Background: an optimization exercise with open tools, aiming at small area, a short achievable clock period and few clock cycles. Do not read the settings as production practice. Function was checked by simulation only, so behaviour that the tests miss may differ from the original. Not every run is shown, and edits may drop behaviour that the tests do not exercise. Power figures rest on the tool's default switching activity, not on a simulated workload.

==> design/flow/design.v <==
module RegisterFile(
	input             clk,
	input             rst,      
	input      [2:0]  r_addr_0,
	input      [2:0]  r_addr_1,
	input      [2:0]  w_addr,
	input      [15:0] w_data,
	input             w_en,
	output     [15:0] r_data_0,
	output     [15:0] r_data_1
);
	wire [15:0] rfile [0:7];
	assign r_data_0 = rfile[r_addr_0];
	assign r_data_1 = rfile[r_addr_1];
	genvar i;
	generate
		for (i = 0; i < 8; i = i + 1) begin : wport
			reg [15:0] word;
			assign rfile[i] = word;
			always @(posedge clk) begin
				if (rst)
					word <= 16'd0;
				else if (w_en && w_addr == i)
					word <= w_data;
			end
		end
	endgenerate
endmodule
module Memory(
	input             clk,
	input             w_en,     
	input      [6:0]  w_addr,
	input      [15:0] w_data,
	input      [15:0] r_addr,   
	output     [15:0] r_data,
	output     [15:0] word0     
);
	wire [15:0] mem [0:127];
	wire r_ok = (r_addr[15:7] == 9'd0);
	reg [15:0] rd;
	integer k;
	always @(*) begin
		rd = 16'd0;
		for (k = 0; k < 128; k = k + 1)
			rd = rd | ({16{r_ok && (r_addr[6:0] == k)}} & mem[k]);
	end
	assign r_data = rd;
	assign word0 = mem[0];
	genvar i;
	generate
		for (i = 0; i < 128; i = i + 1) begin : wport
			reg [15:0] word;
			assign mem[i] = word;
			always @(posedge clk) begin
				if (w_en && w_addr == i)
					word <= w_data;
			end
		end
	endgenerate
endmodule
module PUnC(
	input  wire        clk,             
	input  wire        rst,             
	input  wire        load_en,
	input  wire [6:0]  load_addr,
	input  wire [15:0] load_data,
	output wire        halted,
	input  wire [15:0] mem_debug_addr,
	input  wire [2:0]  rf_debug_addr,
	output wire [15:0] mem_debug_data,
	output wire [15:0] rf_debug_data,
	output wire [15:0] pc_debug_data
);
	reg         st_fetch;  
	reg         st_ind;    
	reg         st_sti;    
	reg         st_ldw;    
	reg         hlt;       
	reg  [15:0] pc;        
	reg  [15:0] ir;
	reg  [15:0] tgt;       
	reg  [15:0] tmp;       
	reg  [2:0]  dr;        
	reg         n, z, p;
	wire ex = ~(st_fetch | st_ind | st_sti | st_ldw);
	wire [3:0] op = ir[15:12];
	wire op_br  = (op == 4'b0000);
	wire op_add = (op == 4'b0001);
	wire op_ld  = (op == 4'b0010);
	wire op_st  = (op == 4'b0011);
	wire op_jsr = (op == 4'b0100);
	wire op_and = (op == 4'b0101);
	wire op_ldr = (op == 4'b0110);
	wire op_str = (op == 4'b0111);
	wire op_not = (op == 4'b1001);
	wire op_ldi = (op == 4'b1010);
	wire op_sti = (op == 4'b1011);
	wire op_jmp = (op == 4'b1100);
	wire op_lea = (op == 4'b1110);
	wire op_hlt = (op == 4'b1111);
	assign halted = hlt;
	assign pc_debug_data = pc;
	reg  [15:0] ra;        
	wire [15:0] ra_nx, rb;
	wire        rf_we;
	wire [2:0]  rf_wa;
	wire [15:0] rf_wd;
	wire [15:0] nx_ir;
	wire [2:0] rb_addr = halted ? rf_debug_addr : (ir[13] ? ir[11:9] : ir[2:0]);
	RegisterFile rfile(
		.clk      (clk),
		.rst      (rst),
		.r_addr_0 (nx_ir[8:6]),
		.r_addr_1 (rb_addr),
		.w_addr   (rf_wa),
		.w_data   (rf_wd),
		.w_en     (rf_we),
		.r_data_0 (ra_nx),
		.r_data_1 (rb)
	);
	assign rf_debug_data = rb;
	wire [15:0] sext5 = {{11{ir[4]}}, ir[4:0]};
	wire [15:0] sext6 = {{10{ir[5]}}, ir[5:0]};
	wire [15:0] bsrc = ir[5] ? sext5 : rb;
	wire [15:0] alu  = op_add ? (ra + bsrc) :
	                   op_and ? (ra & bsrc) :
	                   ~ra;
	wire [15:0] a_r = ra + sext6;    
	reg s_tmp, s_tgt, s_ra, s_pc;
	wire [15:0] r_proc = ({16{s_tmp}} & tmp) | ({16{s_tgt}} & tgt) |
	                     ({16{s_ra}} & ra) | ({16{s_pc}} & pc);
	wire [15:0] r_addr = r_proc | ({16{hlt}} & mem_debug_addr);
	wire [15:0] rd;
	wire [15:0] word0;
	wire        mw_req  = (ex & (op_st | op_str)) | st_sti;
	wire [15:0] mw_addr = st_sti ? tmp : op_str ? a_r : tgt;
	wire        mw_ok   = mw_req & (mw_addr[15:7] == 9'd0);
	wire        m_we = rst ? load_en : mw_ok;
	wire [6:0]  m_wa = rst ? load_addr : mw_addr[6:0];
	wire [15:0] m_wd = rst ? load_data : rb;
	Memory mem(
		.clk    (clk),
		.w_en   (m_we),
		.w_addr (m_wa),
		.w_data (m_wd),
		.r_addr (r_addr),
		.r_data (rd),
		.word0  (word0)
	);
	assign mem_debug_data = rd;
	wire fwd = mw_ok & (mw_addr == r_proc);
	wire fetch = (ex & ~(op_ld | op_ldi | op_sti | op_hlt)) | st_fetch | st_sti;
	wire [15:0] f_addr = rst ? 16'd0 : r_proc;
	wire [15:0] f_word = rst ? ((load_en && load_addr == 7'd0) ? load_data : word0) :
	                     fwd ? rb : rd;
	wire [15:0] f_off  = (f_word[15:12] == 4'b0100) ? {{5{f_word[10]}}, f_word[10:0]} :
	                                                  {{7{f_word[8]}}, f_word[8:0]};
	wire [16:0] f_tgt  = {f_addr, 1'b1} + {f_off, 1'b1};  
	assign rf_we = (ex & (op_add | op_and | op_not | op_ld | op_lea | op_jsr)) | st_ind | st_ldw;
	assign rf_wa = st_ldw ? dr : (ex & op_jsr) ? 3'd7 : ir[11:9];
	assign rf_wd = (op_ld | op_ldi | st_ldw) ? rd :
	               op_jsr ? pc :
	               op_lea ? tgt :
	               alu;
	wire cc_ld = rf_we & ~(ex & op_jsr);
	wire nx_fetch = ~rst & ((ex & op_ld) | st_ind);
	wire nx_ind   = ~rst & ex & op_ldi;
	wire nx_sti   = ~rst & ex & op_sti;
	wire nx_ldw   = ~rst & ex & op_ldr;
	assign nx_ir = (rst | fetch) ? f_word : ir;
	wire nx_ex    = ~(nx_fetch | nx_ind | nx_sti | nx_ldw);
	wire [3:0] nx_op = nx_ir[15:12];
	wire nx_hlt   = ~rst & nx_ex & (nx_op == 4'b1111);
	wire nx_n = rst ? 1'b0 : cc_ld ? rf_wd[15] : n;
	wire nx_z = rst ? 1'b0 : cc_ld ? (rf_wd == 16'd0) : z;
	wire nx_p = rst ? 1'b0 : cc_ld ? (~rf_wd[15] & (rf_wd != 16'd0)) : p;
	wire nx_taken = (nx_n & nx_ir[11]) | (nx_z & nx_ir[10]) | (nx_p & nx_ir[9]);
	wire nx_s_tmp = nx_ind | nx_ldw;
	wire nx_s_tgt = nx_ex & ((nx_op == 4'b0010) | (nx_op == 4'b1010) | (nx_op == 4'b1011) |
	                         ((nx_op == 4'b0000) & nx_taken) | ((nx_op == 4'b0100) & nx_ir[11]));
	wire nx_s_ra  = nx_ex & ((nx_op == 4'b1100) | ((nx_op == 4'b0100) & ~nx_ir[11]));
	wire nx_s_pc  = ~(nx_s_tmp | nx_s_tgt | nx_s_ra | nx_hlt);
	always @(posedge clk) begin
		tmp <= (ex & op_ldr) ? a_r : rd;
		hlt <= nx_hlt;
		s_tmp <= nx_s_tmp;
		s_tgt <= nx_s_tgt;
		s_ra  <= nx_s_ra;
		s_pc  <= nx_s_pc;
		if (rst)
			ra <= 16'd0;
		else if (rf_we && rf_wa == nx_ir[8:6])
			ra <= rf_wd;
		else
			ra <= ra_nx;
		st_fetch <= nx_fetch;
		st_ind   <= nx_ind;
		st_sti   <= nx_sti;
		st_ldw   <= nx_ldw;
		dr  <= ir[11:9];
		if (rst | fetch) begin
			ir  <= f_word;
			pc  <= f_addr + 16'd1;
			tgt <= f_tgt[16:1];
		end
		n <= nx_n;
		z <= nx_z;
		p <= nx_p;
	end
endmodule
==> design/flow/run.sh <==
#!/bin/bash
# synth_recipe.tcl (not shown) runs the flow's synth.tcl, then flattens the netlist and writes it again
# the make line also repeats each setting of config.mk as NAME=value (left out here)
make -C /OpenROAD-flow-scripts/flow DESIGN_CONFIG=/design/flow/config.mk WORK_HOME=/design/flow/orfs CLKGATE_MAP_FILE= SYNTH_SCRIPT=/design/flow/synth_recipe.tcl finish
==> design/flow/config.mk <==
export PLATFORM = sky130hd
export DESIGN_NAME = PUnC
export DESIGN_NICKNAME = PUnC
export VERILOG_FILES = /design/flow/design.v
export SDC_FILE = /design/flow/constraint.sdc
export NUM_CORES = 4
export LEC_CHECK = 0
export CAP_MARGIN = 30
export CORE_MARGIN = 2
export CORE_UTILIZATION = 52
export CTS_BUF_LIST = sky130_fd_sc_hd__clkbuf_16
export CTS_CLUSTER_DIAMETER = 60
export CTS_CLUSTER_SIZE = 30
export PLACE_DENSITY = 0.62
export SETUP_SLACK_MARGIN = 5
export SLEW_MARGIN = 30
export SYNTH_HIERARCHICAL = 1
==> design/flow/constraint.sdc <==
create_clock -name core_clock -period 14.0 [get_ports {clk}]
set_input_delay 2.8000 -clock core_clock [delete_from_list [all_inputs] [get_ports {clk}]]
set_output_delay 2.8000 -clock core_clock [all_outputs]
set_load 0.01 [all_outputs]
### Placement view, run 1

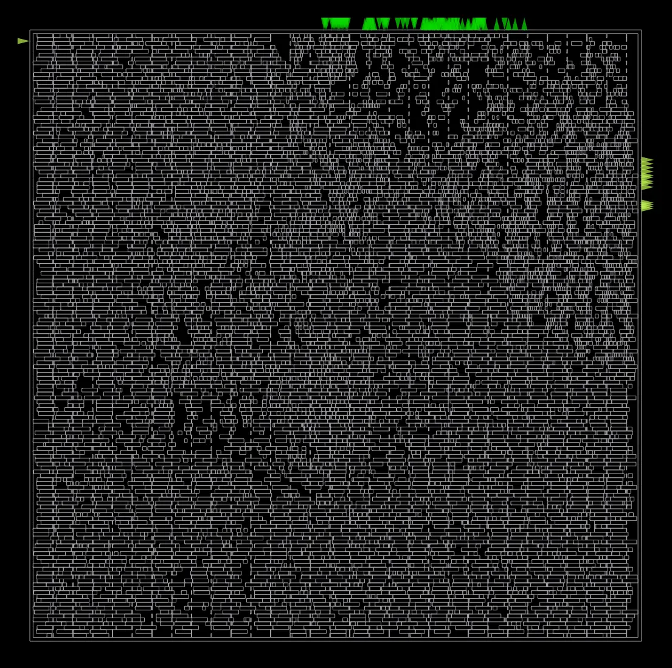
fin cells: 9772
Rows: 155
core area: 178000 sq um
Core Util, Final: 66.3%
Filler cells: 12500

### Placement by cell class, run 1

(1 px per um)
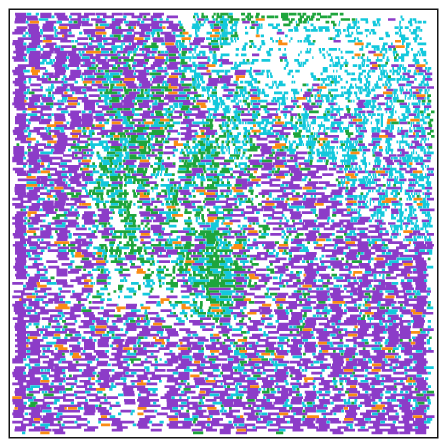
class	color	cells
other buffers and delay cells	green	1278
all other logic	cyan	3509
clock drivers and dummy loads	orange	287
flip-flops	purple	2271

==> metrics.csv, run 1 <==
metric,value,unit
Layout clock area frac,4.72,%
power consumption,0.0256,W
fraction of area in registers,56.2,%
clk root buf,clkbuf_16,
WP data required,11.20,ns
Seq. cell area,66300,sq um
hold path startpoint,ir[9]$_DFF_P_,
clock skew,0.0693,ns
share of cells above drive strength 1,30.9,%
Top reg by flops,mem.wport.word,
sequential power share,34.9,%
Final Setup Violations,0,
num ports,94,
most frequent cells in the layout,"edfxtp_1 (2086), buf_4 (777), nand2_1 (412)",
number of tapcells,2355,
comb pwr,0.0115,W
total setup buffers inserted after CTS,470,
critical path arrival,6.97,ns
yosys warns,9,
antenna cells,72,
Clock Power,0.00515,W
min-delay worst type,flop to flop,
area occupied by multi-input gates,29100,sq um
flip-flop and latch count,2271,
most common cell in the netlist,edfxtp_1,
Post-Place Cell Area,100000,sq um
Adder-Cell Fraction of Synth Area,0.697,%
CTS hold repair buffers,0,
Commonest cells post-synth,"edfxtp_1 (2086), nand2_1 (441), a221oi_1 (351), a22o_1 (351), nor2_1 (337)",
routed wire length,516,mm
P&R area growth vs syn,26.9,%
Critical Path Start,mem_debug_addr[0],
critical path depth in cells,16,
Area contributors post-synth,"edfxtp_1 (67%), dfxtp_1 (4.0%), a221oi_1 (3.3%), a22o_1 (3.3%), a22oi_1 (2.6%)",
critical path's largest stage delay,1.03,ns
total track usage,55.8,%
"most common cell after layout, fill and taps aside",edfxtp_1,
critical path launch point type,input pin,
met3 usage,31.4,%
Critical Path End,mem_debug_data[6],
crit end category,output port,
Final #Nets,7309,
Yosys cell types,108,
P_leak,40.4,nW
initial drt markers,17600,
Crit Reg-Reg Endpoint,ra[15]$_SDFF_PP0_,
met2 wire len,197,mm
first-pass GRT wire length,655,mm
Non-clock buffer share,11.6,%
Least-Margin Pin Slew,1.22,ns
largest net degree at the start of global routing,171,
setup ws final,4.23,ns
hold slack,0.397,ns
Min-Delay Path Depth,0,
Post-Synthesis Cell Area,93000,sq um
"EDFF count, synth",2086,
Leading cell kind,flip-flops and latches,
fraction of synthesized area in multiplexers,1.97,%
WS Path Type,input pin to output port,
Pwr top,combinational cells,
die area,182000,sq um
status,"complete, no violations",
Synth Area per Inst,15.1,sq um
sequential share of the synthesized area,71.3,%
Initial Util,52.3,%
max reg flops,2048,
H-tree levels,4,
Worst Path Max Fanout,6,
Skew-Pair Late Insertion Delay,0.89,ns
multi-input gates,3429,
ys flop type,edfxtp_1,
GRT busiest layer,met2,
"flops & latches, synth",2271,
maximum clock frequency,0.102,GHz
top flop regs,"mem.wport.word (2048), rfile.wport.word (128)",
dpl ws,1.06,ns
Final GP Congestion,1.10,
"Inverters, non-clock",80,
power per standard cell area,217,nW/um^2
internal power,0.0151,W
DRC violations left,0,
hold endpoint,dr[0]$_DFF_P_,
WL/cell,52.8,um
Comb power frac,45.0,%
CTS max path bufs,3,
Die H,427,um
Die Wd,427,um
clock buffer count from CTS,154,
Non-clock buffers,1278,
uppermost routed layer,met5,
Vias/cell,7.92,
"Design Area, Final",118000,sq um
clock sink total,2271,
Clock power frac,20.1,%
RSZ-0062 raised after global routing,true,
total gr overflow,0,
Psw,0.0105,W
largest family of logic cells by synthesized area,compound AO/OA/AOI/OAI gates,
total of max-cap violations,0,
Testbench counts for the RTL of run 1, summed over its fixed seeds: cycles 16,257.
### Routed metal per tile, run 1

(1 px per um) The die is cut into 21 by 21 equal tiles; dark blue is low, red is high, scaled to the fullest tile. Values are wire area over tile area, all layers added.
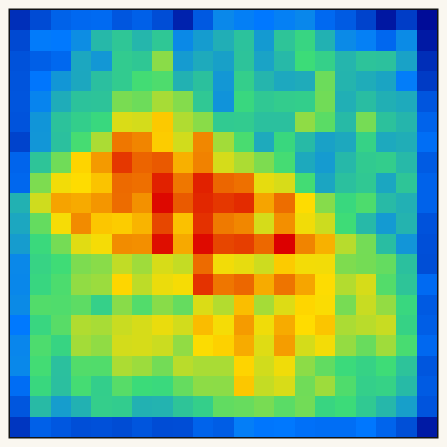
fullest tile	1.1
mean over tiles	0.56
tiles over half the peak	49%
densest ninth of the die	center

==> run 2, diff against run 1 <==
--- a/design/flow/config.mk
+++ b/design/flow/config.mk
@@ -7,3 +7,3 @@
 export LEC_CHECK = 0
-export CAP_MARGIN = 30
+export CAP_MARGIN = 70
 export CORE_MARGIN = 2
@@ -15,3 +15,3 @@
 export SETUP_SLACK_MARGIN = 5
-export SLEW_MARGIN = 30
+export SLEW_MARGIN = 70
 export SYNTH_HIERARCHICAL = 1
### Placement by cell class, run 2

(1 px per um)
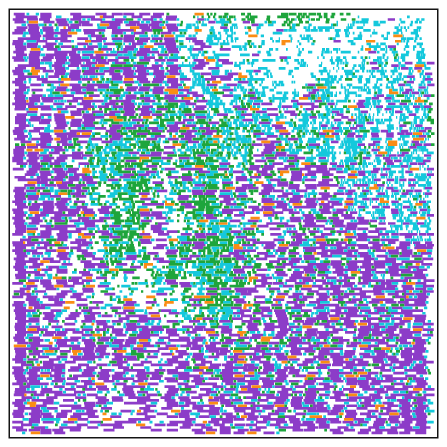
class	color	cells
other buffers and delay cells	green	1640
flip-flops	purple	2271
all other logic	cyan	3494
clock drivers and dummy loads	orange	283

==> run 2 against run 1 <==
Against the previous run:
- non-clock buffer count rose by 362
- register-to-register slack improved by 0.52 ns
- clock power fell by 2%
- via count rose by 1.4%
- still clean
- worst setup slack improved by 0.44 ns
- largest cell class unchanged
- fmax rose by 4.7%
==> metrics.csv, run 2 <==
metric,value,unit
sequential share of the synthesized area,71.3,%
Syn Inst Count,6157,
GRT busiest layer,met2,
clock buffer count from CTS,154,
drt first pass iters,10,
Commonest cells post-synth,"edfxtp_1 (2086), nand2_1 (441), a221oi_1 (351), a22o_1 (351), nor2_1 (337)",
Critical Path End,mem_debug_data[9],
critical path launch point type,input pin,
multi-input gates,3414,
Crit Reg-Reg Endpoint,tgt[15]$_DFFE_PN_,
total track usage,55.6,%
num ports,94,
Top reg by flops,mem.wport.word,
met3 usage,31.1,%
CTS max path bufs,3,
sequential power share,34.7,%
peak supply drop,146,uV
vias in the first global route,68400,
top flop regs,"mem.wport.word (2048), rfile.wport.word (128)",
"Inverters, non-clock",80,
DRC violations left,0,
Non-clock buffer share,14.2,%
Post-Synthesis Cell Area,93000,sq um
Layout clock area frac,4.38,%
reg-to-reg setup timing slack,5.50,ns
Clock Power,0.00503,W
area occupied by multi-input gates,30300,sq um
CTS hold repair buffers,0,
Buf/Inv on CP,12,
Psw,0.0105,W
clock sink total,2271,
RSZ-0062 raised after global routing,true,
dpl ws,2.98,ns
core area,178000,sq um
xor/xnor share of the synthesized area,0.532,%
total setup buffers inserted after CTS,488,
Min-Delay Path Depth,0,
Leading cell kind,flip-flops and latches,
worst path cell trace,buf_6 -> nand2_2 -> nand2_1 -> or4_4 -> buf_16 -> buf_16 -> buf_16 -> buf_16 -> buf_16 -> buf_4 -> nor4_4 -> clkbuf_16 -> buf_12 -> a221oi_1 -> buf_2 -> nand4_1 -> nor4_4 -> buf_4 -> nand3_4 -> buf_6,
post-DP HPWL,340,mm
Crit-path slowest cell,nor4_4,
crit end category,output port,
PortBufs,93,
Yosys top cell area share,67.3,%
largest net degree at the start of global routing,93,
total of max-cap violations,0,
min-delay worst type,flop to flop,
Vias/cell,7.77,
Die Wd,427,um
clock slew at reported path FFs,0.06,ns
maximum clock frequency,0.107,GHz
Adder-Cell Fraction of Synth Area,0.697,%
global routing usage on met2,72.8,%
uppermost routed layer,met5,
"flops & latches, synth",2271,
total gr overflow,0,
Final #Nets,7656,
Rows,155,
die area,182000,sq um
min Tclk post-route,9.33,ns
initial drt markers,17200,
worst reg2reg startpoint,pc[1]$_DFFE_PN_,
yosys warns,9,
Critical Path Start,mem_debug_addr[13],
clock skew,0.0662,ns
status,"complete, no violations",
power consumption,0.0257,W
internal power,0.0152,W
switching share of power,40.8,%
most common cell in the netlist,edfxtp_1,
met2 wire len,198,mm
Least-Margin Pin Slew,0.633,ns
async set-reset flop share out of synthesis,0,%
critical path arrival,6.53,ns
Yosys cell types,108,
Comb power frac,45.8,%
first-pass GRT wire length,657,mm
post-CTS sizing,855,
comb pwr,0.0118,W
max reg flops,2048,
largest family of logic cells by synthesized area,compound AO/OA/AOI/OAI gates,
Final GP Congestion,1.10,
Non-clock buffers,1640,
WS Path Type,input pin to output port,
CTS tree,yes,
critical path depth in cells,20,
Cells after DPL,9105,
fraction of area in multi-input gates,24.6,%
Compound-Gate Fraction of Synth Area,13.6,%
P_seq,0.00892,W
setup ws final,4.67,ns
Worst Path Max Fanout,7,
WL/cell,50.9,um
critical path's largest stage delay,0.39,ns
share of cells above drive strength 1,35.1,%
hold path startpoint,ir[11]$_DFF_P_,
Die H,427,um
Post-Place Cell Area,107000,sq um
initial antenna violation count,48,
Global Route met1 Usage,65.9,%
Clock power frac,19.5,%
"Period Utilization, post-route",66.7,%
fin cells,10100,
clk root buf,clkbuf_16,
"EDFF count, synth",2086,
Synth Area per Inst,15.1,sq um
routed wire length,514,mm
Pwr top,combinational cells,
ys flop type,edfxtp_1,
hold slack,0.404,ns
H-tree levels,4,
antenna cells,58,
Initial Util,52.3,%
power per standard cell area,209,nW/um^2
WP data required,11.20,ns
cell family with most CP delay,buffers and inverters,
P&R area growth vs syn,32.1,%
"most common cell after layout, fill and taps aside",edfxtp_1,
Area contributors post-synth,"edfxtp_1 (67%), dfxtp_1 (4.0%), a221oi_1 (3.3%), a22o_1 (3.3%), a22oi_1 (2.6%)",
Final Setup Violations,0,
fraction of synthesized area in multiplexers,1.97,%
Simple-Gate Fraction of Synth Area,9.38,%
hold endpoint,dr[2]$_DFF_P_,
flip-flop and latch count,2271,
"Design Area, Final",123000,sq um
P_leak,42.5,nW
Seq. cell area,66400,sq um
most frequent cells in the layout,"edfxtp_1 (2086), buf_4 (747), nand2_1 (405)",
reg2reg path depth,36,
Skew-Pair Late Insertion Delay,0.91,ns
### Placement view, run 2

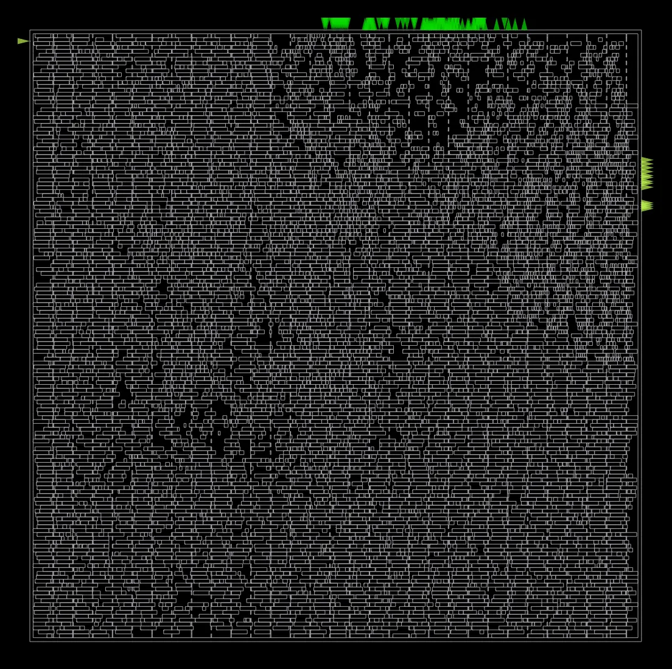
fraction of area in registers: 54.0%
number of tapcells: 2355
Filler cells: 12000
Core Util, Final: 69.1%

==> run 3, diff against run 2 <==
--- a/design/flow/config.mk
+++ b/design/flow/config.mk
@@ -17 +17,2 @@
 export SYNTH_HIERARCHICAL = 1
+export TNS_END_PERCENT = 5
### Flops by top-level scope, run 3

(1.5 px per um) Other sequential cells in the stronger gray, the rest of the logic in the fainter gray.
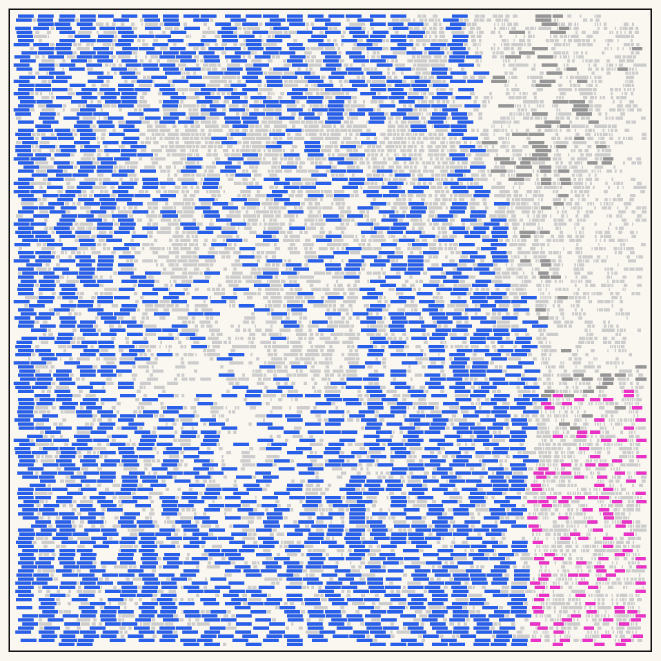
scope	color	flops	where
`mem`	blue	2048	all over the die
`rfile`	magenta	128	south-east
not colored	95

==> run 3 against run 2 <==
Against the previous run:
- worst setup slack got worse by 0.36 ns
- flip-flop and latch count unchanged
- worst hold slack improved by 0.013 ns
- highest routed layer unchanged
- synthesized cell count unchanged
- clock power increased by 4.8%
- power decreased by 2.1%
- wire length decreased by 3.8%
- critical path type unchanged
- fmax decreased by 3.7%
- cell count decreased by 3.3%
- area after synthesis unchanged
- largest cell class unchanged
- clock skew increased by 0.022 ns
==> metrics.csv, run 3 <==
metric,value,unit
Compound-Gate Fraction of Synth Area,13.6,%
Crit Reg-Reg Endpoint,tgt[15]$_DFFE_PN_,
clock buffer count from CTS,159,
Leading cell kind,flip-flops and latches,
post-DP HPWL,340,mm
Crit-path slowest cell,a311o_2,
Commonest cells post-synth,"edfxtp_1 (2086), nand2_1 (441), a221oi_1 (351), a22o_1 (351), nor2_1 (337)",
Buf/Inv on CP,9,
WS Path Type,input pin to output port,
Syn Inst Count,6157,
Clock Power,0.00527,W
Adder-Cell Fraction of Synth Area,0.697,%
Skew-Pair Late Insertion Delay,0.93,ns
CTS max path bufs,3,
Synth Area per Inst,15.1,sq um
most frequent cells in the layout,"edfxtp_1 (2086), buf_4 (558), nand2_1 (400)",
P&R area growth vs syn,26.6,%
Top reg by flops,mem.wport.word,
PortBufs,93,
power per standard cell area,214,nW/um^2
yosys warns,9,
critical path arrival,6.89,ns
Cells after DPL,9139,
"most common cell after layout, fill and taps aside",edfxtp_1,
post-CTS sizing,415,
flip-flop and latch count,2271,
WL/cell,50.6,um
total track usage,53.8,%
Pwr top,combinational cells,
Global Route met1 Usage,63.2,%
multi-input gates,3416,
Worst Path Max Fanout,7,
critical path depth in cells,17,
Rows,155,
largest family of logic cells by synthesized area,compound AO/OA/AOI/OAI gates,
P_seq,0.00890,W
"Period Utilization, post-route",69.2,%
sequential share of the synthesized area,71.3,%
first-pass GRT wire length,638,mm
total gr overflow,0,
routed wire length,494,mm
hold slack,0.417,ns
Area contributors post-synth,"edfxtp_1 (67%), dfxtp_1 (4.0%), a221oi_1 (3.3%), a22o_1 (3.3%), a22oi_1 (2.6%)",
fraction of area in multi-input gates,24.8,%
min Tclk post-route,9.69,ns
global routing usage on met2,75.4,%
uppermost routed layer,met5,
Die Wd,427,um
num ports,94,
clock slew at reported path FFs,0.07,ns
Initial Util,52.3,%
"EDFF count, synth",2086,
Final #Nets,7330,
"Design Area, Final",118000,sq um
peak supply drop,157,uV
"flops & latches, synth",2271,
internal power,0.0148,W
Least-Margin Pin Slew,0.538,ns
critical path launch point type,input pin,
Critical Path Start,mem_debug_addr[10],
"Core Util, Final",66.2,%
reg-to-reg setup timing slack,5.62,ns
drt first pass iters,9,
WP data required,11.20,ns
setup ws final,4.31,ns
Die H,427,um
Final GP Congestion,1.07,
worst reg2reg startpoint,pc[1]$_DFFE_PN_,
async set-reset flop share out of synthesis,0,%
Post-Synthesis Cell Area,93000,sq um
status,"complete, no violations",
Vias/cell,7.68,
Clock power frac,20.9,%
Psw,0.0104,W
vias in the first global route,67100,
Simple-Gate Fraction of Synth Area,9.38,%
H-tree levels,4,
Yosys top cell area share,67.3,%
clk root buf,clkbuf_16,
Min-Delay Path Depth,0,
fraction of synthesized area in multiplexers,1.97,%
clock sink total,2271,
dpl ws,2.81,ns
RSZ-0062 raised after global routing,true,
number of tapcells,2355,
Critical Path End,mem_debug_data[11],
antenna cells,37,
die area,182000,sq um
CTS tree,yes,
Post-Place Cell Area,107000,sq um
Layout clock area frac,4.93,%
reg2reg path depth,35,
Yosys cell types,108,
initial drt markers,15900,
Non-clock buffers,1307,
DRC violations left,0,
hold endpoint,dr[2]$_DFF_P_,
Non-clock buffer share,11.1,%
largest net degree at the start of global routing,71,
most common cell in the netlist,edfxtp_1,
### Placement by cell class, run 3

(1 px per um)
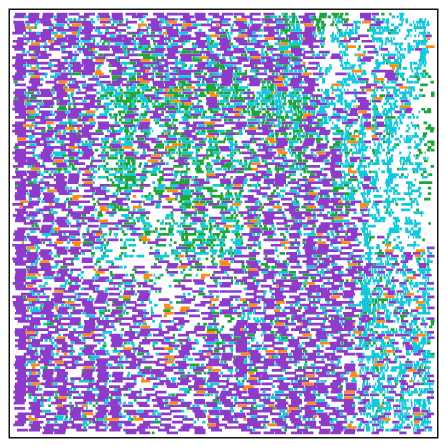
class	color	cells
all other logic	cyan	3496
other buffers and delay cells	green	1307
clock drivers and dummy loads	orange	298
flip-flops	purple	2271

==> run 4, diff against run 3 <==
--- a/design/flow/config.mk
+++ b/design/flow/config.mk
@@ -7,3 +7,3 @@
 export LEC_CHECK = 0
-export CAP_MARGIN = 70
+export CAP_MARGIN = 50
 export CORE_MARGIN = 2
@@ -15,3 +15,3 @@
 export SETUP_SLACK_MARGIN = 5
-export SLEW_MARGIN = 70
+export SLEW_MARGIN = 50
 export SYNTH_HIERARCHICAL = 1
### Placement view, run 4

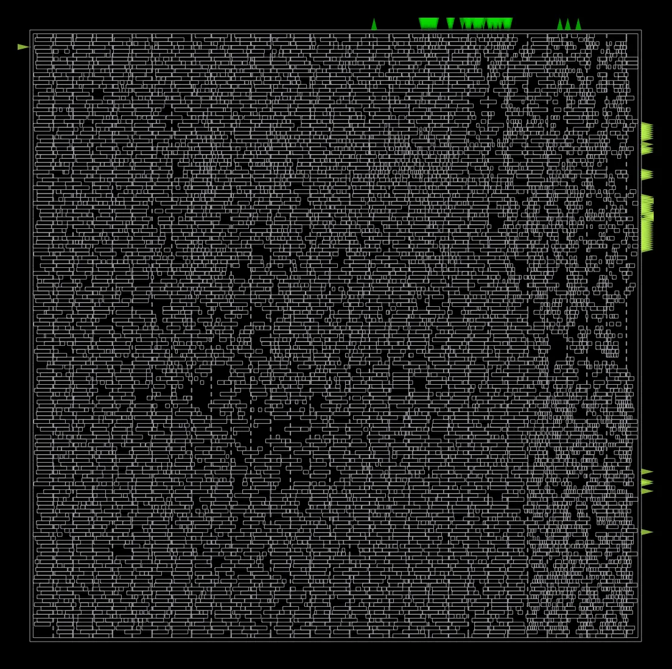
flip-flop and latch count: 2271
fraction of area in registers: 57.4%
Core Util, Final: 64.9%
fin cells: 9542

==> run 4 against run 3 <==
Against the previous run:
- cell count shrank 2.3%
- sequential share of layout area grew 1.1 points
- non-clock buffer count is 229 lower
- worst hold slack lost 0.023 ns
- sequential power barely moved
- clock power hardly changed
- via count is 0.98% lower
- worst setup slack better by 0.35 ns
- critical endpoint is now mem_debug_data[1]
- area after synthesis stayed put
==> metrics.csv, run 4 <==
metric,value,unit
status,"complete, no violations",
CTS hold repair buffers,0,
P_leak,39.1,nW
post-CTS sizing,586,
WL/cell,52.5,um
Post-Synthesis Cell Area,93000,sq um
most common cell in the netlist,edfxtp_1,
worst reg2reg startpoint,ra[1]$_SDFF_PP0_,
clock buffer count from CTS,160,
Psw,0.0104,W
multi-input gates,3423,
Commonest cells post-synth,"edfxtp_1 (2086), nand2_1 (441), a221oi_1 (351), a22o_1 (351), nor2_1 (337)",
clock skew,0.0729,ns
xor/xnor share of the synthesized area,0.532,%
largest family of logic cells by synthesized area,compound AO/OA/AOI/OAI gates,
"most common cell after layout, fill and taps aside",edfxtp_1,
first-pass GRT wire length,642,mm
H-tree levels,4,
routed wire length,501,mm
number of tapcells,2355,
internal power,0.0145,W
most frequent cells in the layout,"edfxtp_1 (2086), buf_4 (575), nand2_1 (412)",
Worst Path Max Fanout,8,
area occupied by multi-input gates,28500,sq um
crit end category,output port,
WS Path Type,input pin to output port,
max reg flops,2048,
initial drt markers,15500,
Global Route met1 Usage,62.3,%
Post-Place Cell Area,102000,sq um
async set-reset flop share out of synthesis,0,%
CTS max path bufs,3,
Filler cells,12700,
Initial Util,52.3,%
cell family with most CP delay,simple AND/OR/NAND/NOR gates,
hold endpoint,dr[2]$_DFF_P_,
switching share of power,41.6,%
Crit Reg-Reg Endpoint,tgt[15]$_DFFE_PN_,
antenna cells,37,
hold slack,0.394,ns
sequential power share,35.8,%
Buf/Inv on CP,5,
"Period Utilization, post-route",66.7,%
Comb power frac,42.9,%
initial antenna violation count,39,
Compound-Gate Fraction of Synth Area,13.6,%
P&R area growth vs syn,24.1,%
Post-DRT Antenna Nets,0,
"EDFF count, synth",2086,
PortBufs,93,
Rows,155,
Yosys cell types,108,
maximum clock frequency,0.107,GHz
reg2reg path depth,30,
hold path startpoint,ir[11]$_DFF_P_,
Non-clock buffer share,9.91,%
total track usage,54.3,%
worst path cell trace,buf_2 -> a21o_4 -> buf_12 -> and4b_1 -> buf_12 -> a22oi_2 -> nand2_2 -> a222oi_1 -> nand4_1 -> nor4_4 -> nand4_1 -> buf_6 -> buf_4,
GRT busiest layer,met2,
critical path's largest stage delay,0.70,ns
Clock power frac,21.3,%
Top reg by flops,mem.wport.word,
DRC violations left,0,
power consumption,0.0249,W
share of cells above drive strength 1,28.4,%
critical path launch point type,input pin,
Least-Margin Pin Slew,0.856,ns
Final GP Congestion,1.07,
Die Wd,427,um
Yosys top cell area share,67.3,%
total gr overflow,0,
total setup buffers inserted after CTS,291,
P_seq,0.00892,W
clock slew at reported path FFs,0.07,ns
total of max-cap violations,0,
Pwr top,combinational cells,
"Design Area, Final",116000,sq um
min Tclk post-route,9.34,ns
yosys warns,9,
critical path depth in cells,13,
Layout clock area frac,5.08,%
fraction of area in multi-input gates,24.7,%
Seq. cell area,66300,sq um
Synth Area per Inst,15.1,sq um
clk root buf,clkbuf_16,
RSZ-0062 raised after global routing,true,
met3 usage,24.6,%
reg-to-reg setup timing slack,5.34,ns
Syn Inst Count,6157,
largest net degree at the start of global routing,115,
vias in the first global route,66500,
Cells after DPL,8805,
Leading cell kind,flip-flops and latches,
sequential share of the synthesized area,71.3,%
num ports,94,
global routing usage on met2,75.3,%
Area contributors post-synth,"edfxtp_1 (67%), dfxtp_1 (4.0%), a221oi_1 (3.3%), a22o_1 (3.3%), a22oi_1 (2.6%)",
"flops & latches, synth",2271,
Adder-Cell Fraction of Synth Area,0.697,%
Die H,427,um
Skew-Pair Late Insertion Delay,0.91,ns
"Inverters, non-clock",80,
fraction of synthesized area in multiplexers,1.97,%
Simple-Gate Fraction of Synth Area,9.38,%
min-delay worst type,flop to flop,
CTS tree,yes,
clock sink total,2271,
Final #Nets,7109,
drt first pass iters,7,
uppermost routed layer,met5,
Final Setup Violations,0,
Non-clock buffers,1078,
top flop regs,"mem.wport.word (2048), rfile.wport.word (128)",
Critical Path End,mem_debug_data[1],
Min-Delay Path Depth,0,
met2 wire len,203,mm
Clock Power,0.00529,W
dpl ws,2.71,ns
setup ws final,4.66,ns
WP data required,11.20,ns
power per standard cell area,216,nW/um^2
### Flops by top-level scope, run 4

(1.5 px per um) Other sequential cells in the stronger gray, the rest of the logic in the fainter gray.
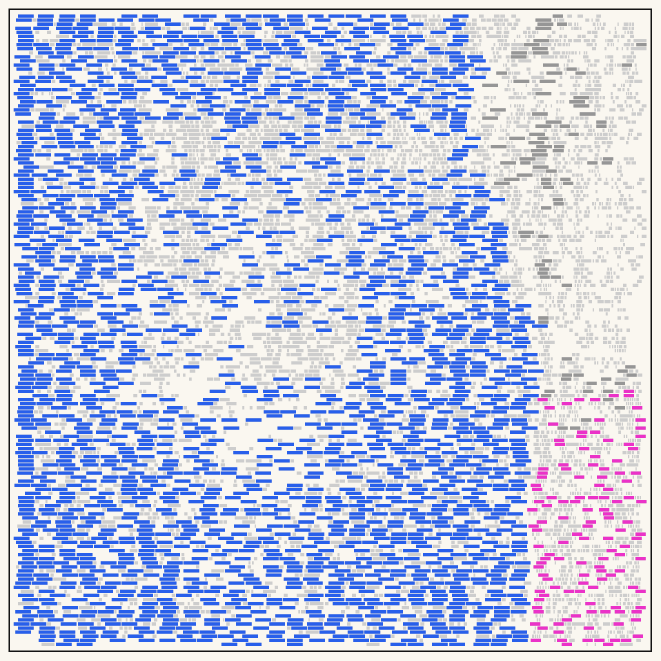
die area: 182000 sq um

==> afterwards: timing with drivers on the ports <==
How much do the figures lean on ideal ports? The routed layouts below were timed once more, with nothing changed but the port constraints. Step 1 (the two cells are an assumption about what drives the block):
set clk [get_ports {clk}]
set_driving_cell -lib_cell sky130_fd_sc_hd__clkbuf_16 $clk
set_driving_cell -lib_cell sky130_fd_sc_hd__buf_2 [delete_from_list [all_inputs] $clk]
Step 2 times the ports against the registers' clock, not the clock port: input delays grow and output delays shrink by t, the midpoint of the rising clock arrivals with the driver on. a / b / c = ideal / step 1 / step 2; a / b = the first two.
run	t, ns	setup WS [ns]	worst register clock-pin slew, ns	worst slew at a driven data input, ns
run 1	0.972	4.230 / 4.127 / 4.060	0.11 / 0.11	0.16
run 2	0.981	4.666 / 4.629 / 4.003	0.11 / 0.11	0.15
run 3	0.986	4.308 / 4.284 / 3.864	0.11 / 0.11	0.06
run 4	0.980	4.656 / 4.621 / 3.980	0.11 / 0.11	0.05
After both steps setup and hold are still met in every run listed. The setup slack of run 4, which loses most, moves by -0.035 ns with the drivers and by -0.676 ns with both steps.
